This design comes from an exercise in tuning for small area and a short achievable clock period on the open sky130 flow, not from production work. In this exercise RTL edits were held to simulation tests only and were not proved equivalent to the original. Power figures rest on the tool's default switching activity, not on a simulated workload.

**Placement density heat map**

32 x 32 tiles, from black (low) to pale yellow (high), 0 to 100% covered.
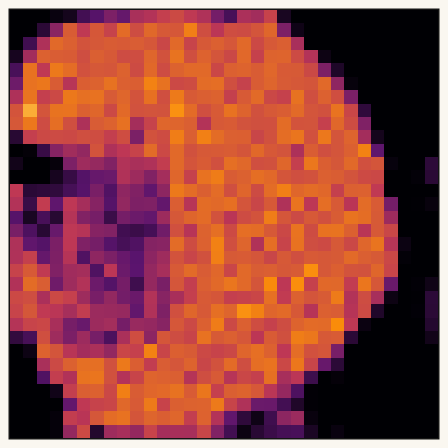
**Placed cells, one color a class**

Scale bar: 200 µm.
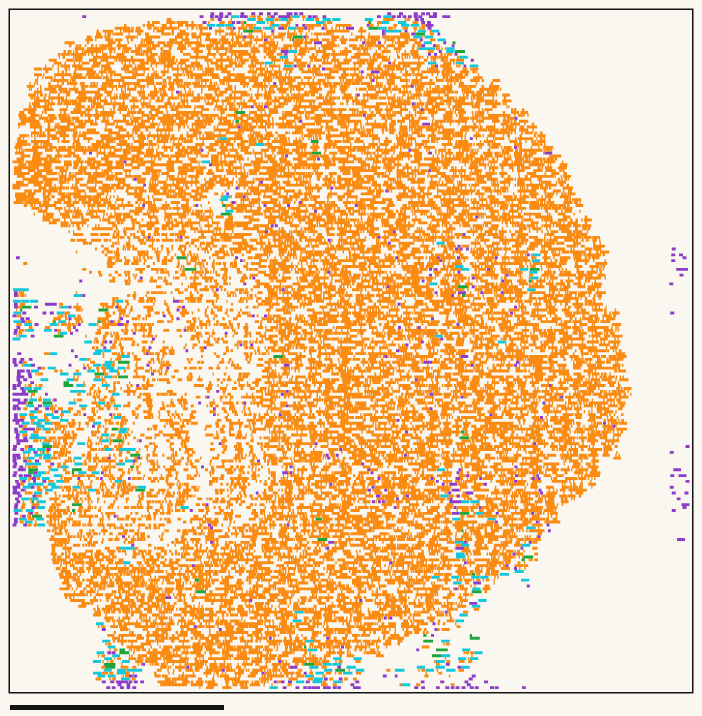
**Sequential cells grouped by signal name**

Scale bar: 200 µm. Other sequential cells in the stronger gray, the rest of the logic in the fainter gray.
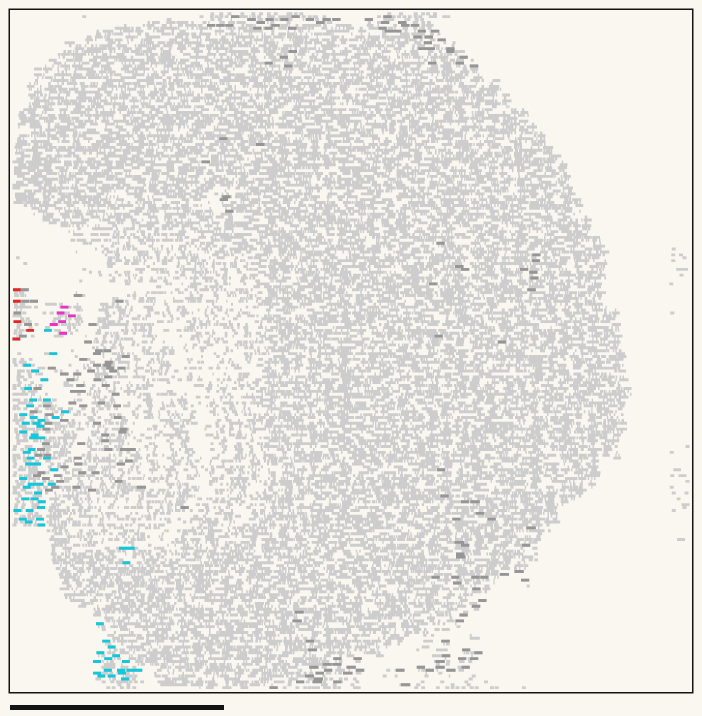
**Signal wires by layer**

Scale bar: 200 µm. Only two layers are drawn.
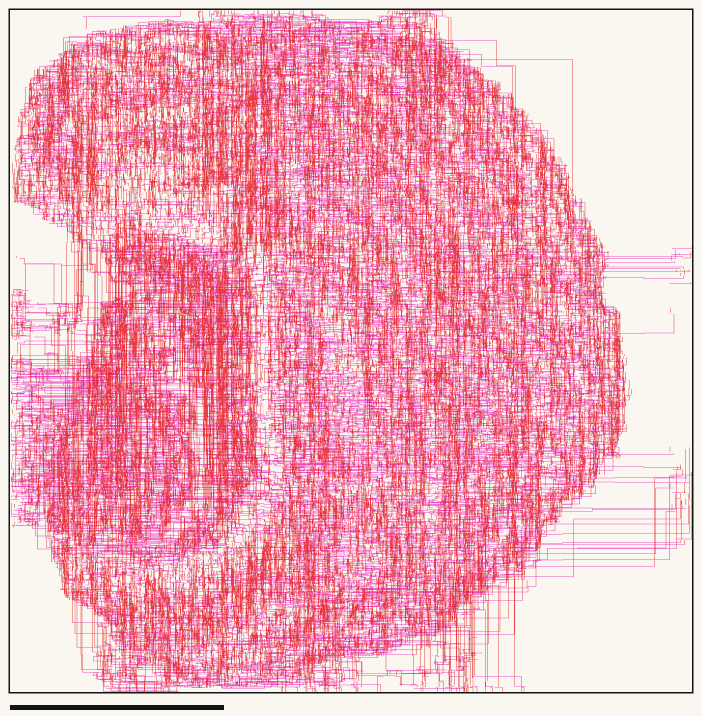
$ cat flow/config.mk
export PLATFORM = sky130hd
export DESIGN_NAME = xmul
export DESIGN_NICKNAME = xmul
export VERILOG_FILES = /design/flow/design.v
export SDC_FILE = /design/flow/constraint.sdc
export NUM_CORES = 4
export LEC_CHECK = 0
export CAP_MARGIN = 20
export CORE_MARGIN = 2
export CORE_UTILIZATION = 40
export SLEW_MARGIN = 20
$ cat flow/constraint.sdc
create_clock -name core_clock -period 14.0 [get_ports {clock}]
set_input_delay 2.8000 -clock core_clock [delete_from_list [all_inputs] [get_ports {clock}]]
set_output_delay 2.8000 -clock core_clock [all_outputs]
set_load 0.01 [all_outputs]
$ cat flow/design.v
module xmul ( 
    input clock,
    input reset,
    input         req_valid,
    input         req_bits_dw,
    input  [ 5:0] req_bits_fn,
    input  [ 4:0] req_bits_tag,
    input  [63:0] req_bits_in1,
    input  [63:0] req_bits_in2,
    input  [63:0] req_in3,
    output [63:0] resp_data,
    output [ 4:0] resp_tag
    );
    localparam [5:0] FN_MUL    = 6'd0;  
    localparam [5:0] FN_MULH   = 6'd1;
    localparam [5:0] FN_MULHSU = 6'd2; 
    localparam [5:0] FN_MULHU  = 6'd3;
    localparam [5:0] FN_MADDL  = 6'd50;    
    localparam [5:0] FN_MADDH  = 6'd51;    
    localparam [5:0] FN_CADD   = 6'd52;    
    reg         val;
    reg         dw;
    reg  [ 5:0] fn;
    reg  [ 4:0] tag;
    reg  [63:0] in1;
    reg  [63:0] in2;
    reg  [63:0] in3;
    always @(posedge clock) begin
        if (reset) begin
        val <=  1'b0;
        dw  <=  1'b0;
        fn  <=  6'd0;
        tag <=  5'd0;
        in1 <= 64'd0;
        in2 <= 64'd0;
        in3 <= 64'd0;
        end else if (req_valid) begin
        val <=  1'b1;
        dw  <=  req_bits_dw;
        fn  <=  req_bits_fn;
        tag <=  req_bits_tag;
        in1 <=  req_bits_in1;
        in2 <=  req_bits_in2;
        in3 <=  req_in3;
        end else val <= 1'b0;
    end
    reg cmdHi, lhsSigned, rhsSigned, acc, add;
    always @(fn) begin
        case (fn)
        FN_MUL    : {cmdHi, lhsSigned, rhsSigned, acc, add} <= 5'b00000;
        FN_MULH   : {cmdHi, lhsSigned, rhsSigned, acc, add} <= 5'b11100;
        FN_MULHU  : {cmdHi, lhsSigned, rhsSigned, acc, add} <= 5'b10000;
        FN_MULHSU : {cmdHi, lhsSigned, rhsSigned, acc, add} <= 5'b11000;
        FN_MADDL  : {cmdHi, lhsSigned, rhsSigned, acc, add} <= 5'b00010;
        FN_MADDH  : {cmdHi, lhsSigned, rhsSigned, acc, add} <= 5'b10010;
        FN_CADD   : {cmdHi, lhsSigned, rhsSigned, acc, add} <= 5'b00001;
        default   : {cmdHi, lhsSigned, rhsSigned, acc, add} <= 5'bxxxxx;
        endcase
    end
    wire signed [ 64:0]  lhs  = {lhsSigned && in1[63], in1};
    wire signed [ 64:0]  rhs  = {rhsSigned && in2[63], in2};
    wire signed [128:0] prod  = lhs * rhs;
    wire signed [128:0] add2  = lhs + rhs;
    wire signed [128:0] padd  = in3 + prod;
    wire signed [ 64:0] cadd  = in3 + {{63{1'b0}}, add2[64]};
    wire [127:0] proadd = acc ? padd[127:0] : prod[127:0];
    wire [ 63:0] muxed  = add ? cadd[ 63:0] : (cmdHi? proadd[127:64] : ((~dw)? {{32{proadd[31]}}, proadd[31:0]} : proadd[ 63:0]));
    reg  [  4:0] tag_pp;
    reg  [128:0] pro_pp;
    always @(posedge clock) begin
        if (reset) begin
        tag_pp <=  5'd0;
        pro_pp <= 64'd0;
        end else if (val) begin
        tag_pp <=   tag;
        pro_pp <=   muxed;
        end 
    end
    assign resp_data = pro_pp;
    assign resp_tag  = tag_pp;
endmodule
$ cat flow/run.sh
#!/bin/bash
# synth_recipe.tcl (not shown) runs the flow's synth.tcl, then flattens the netlist and writes it again
# the make line also repeats each setting of config.mk as NAME=value (left out here)
make -C /OpenROAD-flow-scripts/flow DESIGN_CONFIG=/design/flow/config.mk WORK_HOME=/design/flow/orfs CLKGATE_MAP_FILE= SYNTH_SCRIPT=/design/flow/synth_recipe.tcl finish
==> metrics.yaml <==
status:
  status: "finished clean"
critical_path:
  cp_common_cell: "fa_1"
  crit_type: "reg -> reg"
  ff2ff_setup_slack_ps: 410
  worst_r2r_path_depth: 38
  critPathLaunch: "in1[12]"
  start_kind: "flip-flop"
  critPathArrivalTime_ps: 14140
  cp_max_fo: 22
  cp_slowest_cell: "dfxtp_2"
  cpPeakStageDelay_ps: 770
yosys:
  synth_cell_type_count: 106
  syn_inst: 18200
  syn_area_um2: 161000
global_route:
  grt_max_degree: 88
  top_usage_layer: "met2"
  grtUsageMet1_pct: 38.2
  antenna_found_initial: 7
  grt_pass1_wl_mm: 821
  grt_pass1_vias: 128000
sta:
  hold_slack_ps: 456
  rsz0062_at_grt: "no"
  finalSetupTns_ps: 0
  fin_crit_sh_pct: 97.0
  worst_slack_ps: 414
  tightest_slew_ps: 1270
  finalSetupViolCount: 0
  finalHoldViolations: 0
placement:
  gp_congestion: 0.991
  dpl_worst_slack_ps: 307
  dp_hpwl_mm: 459
pwr:
  power_density_nw_per_um2: 168
  ir_drop_uv: 320
route:
  final_antenna_net_count: 0
  top_layer_used: "met5"
  vias_per_cell: 5.25
cts:
  cts_tree: "done"
  clockRootBuffer: "clkbuf_16"
  path_clk_slew_ps: 100
final_layout:
  nNetsFinal: 23000
die:
  die_y_um: 639
About 'placement density heat map':
The mean over all tiles is 40%. 0.50% of the tiles are over 75% full. 21% of the tiles are nearly empty. The emptiest ninth of the die: south-east. The fullest tile reaches 82%.

About 'placed cells, one color a class':
Key: remaining logic cells = orange [cells 16,770]; sequential cells = cyan [cells 274]; clock drivers and dummy loads = green [cells 76]; remaining buffers and delay cells = purple [cells 623]

About 'sequential cells grouped by signal name':
Key: `fn` = magenta [flops 6, where west]; `tag_pp` = red [flops 5, where west]; `in3` = cyan [flops 64]
Another 199 sequential cells are not colored.
Seq area share: 3.34%
Final Core Density: 42.5%
sequential power: 1.22 mW

About 'signal wires by layer':
Key: M1 = magenta [wire length 229 mm]; M2 = red [wire length 237 mm]
Total GRT Usage: 26.5%
Wirelength per Cell: 22.8 µm
Via Count: 121,000
WL final: 525 mm

==> final cells by class <==
cell class	instances	area [µm²]
Tap cell	5287	6620
Multi-Input combinational cell	12400	135000
Sequential cell	274	5700
Inverter	4380	16400
Clock inverter	27	309
Antenna cell	4	10.0
Clock buffer	49	1110
Fill cell	39800	231000
Timing Repair Buffer	623	5620
==> repair_timing <==
action | in CTS | in global routing
resized for setup | 0 | 28
setup endpoints to repair | 0 | 15
endpoints found under the hold margin | 0 | 0
buffers inserted | 0 | 0
==> worst max path at each step <==
stage	end	slack, ps	cells after the start
after global placement	pro_pp[36]	120	38
final	pro_pp[52]	410	38
after global routing	pro_pp[52]	10	39
after detailed placement	pro_pp[60]	310	37
after floorplan	pro_pp[59]	1160	38
after CTS	pro_pp[52]	220	37
==> power by group <==
group	leakage, nW	internal, mW	total, mW	switching, mW
combinational	77.2	8.34	26.3	17.9
clock	0.693	0.634	1.19	0.555
sequential	2.31	0.868	1.22	0.356
total	80.2	9.84	28.7	18.8
==> synth_stat cells, drive strengths merged (110+ instances only) <==
library cell  instances  area (µm²)
nand2              3313       12400
inv                4380       16400
dfxtp               274        5490
fa                 4469       89500
xor2                110         963
o21ai               285        1430
ha                  574        7180
nand4               132         860
nor2                550        2080
clkbuf             1045        3920
a21oi               386        1950
xnor2               182        1590
and2               1192        7460
mux2i               219        2190
==> kinds of logic after synthesis <==
kind of cell	Yosys count	synth area share, %
fa+ha+maj	5043	60.0
compound gates	1209	4.78
simple gates	5626	15.9
xor+xnor	292	1.59
buf+inv	5511	12.9
mux	220	1.37
flops	274	3.40
==> per-stage QoR <==
| stage | cell area (µm²) | total power, mW | std cells |
|---|---|---|---|
| after global routing | 171000 | 30.7 | 23000 |
| after global placement | 169000 | 27.0 | 23000 |
| after detailed placement | 169000 | 26.7 | 23000 |
| after CTS | 171000 | 28.2 | 23000 |
| final | 171000 | 28.7 | 23000 |
| after floorplan | 161000 | 17.1 | 18200 |
==> registers in the layout (all words and copies together), names as in the netlist <==
register	flops
in1	64
in2	64
in3	64
pro_pp	64
fn	6
tag	5
tag_pp	5
dw	1
val	1
==> worst max-delay path: cells and delay by family (launching register included) <==
kind,cells,cell delay (ps)
adders and majority gates,12,5850
and+or+nand+nor,13,3430
AOI/OAI and AO/OA,6,2270
DFF,1,770
buffers and inverters,5,600
xor gates and xnor gates,2,410

## static timing again, ports no longer ideal
In the flow no input, the clock included, has a driving cell. The finished layout below was timed again as built, in two steps.
Step 1 (the two cells are an assumption about what drives the block):
set clk [get_ports {clock}]
set_driving_cell -lib_cell sky130_fd_sc_hd__clkbuf_16 $clk
set_driving_cell -lib_cell sky130_fd_sc_hd__buf_2 [delete_from_list [all_inputs] $clk]
Step 2, shift: input delay + t, output delay - t, t = (earliest + latest rising clock arrival at the registers) / 2. This alone moves slack from input paths to output paths.
Slacks: no drivers / after step 1 / after step 2; pairs: no drivers / after step 1.
t, ns: 0.786
setup WS [ns]: 0.414 / 0.414 / 0.414
slew at the worst register clock pin (ns): 0.10 / 0.10
pins driven straight from the clock port: 1
After both steps setup and hold are still met in this run. For this run, drivers alone change the setup slack by 0.000 ns; drivers and shift together by 0.000 ns.
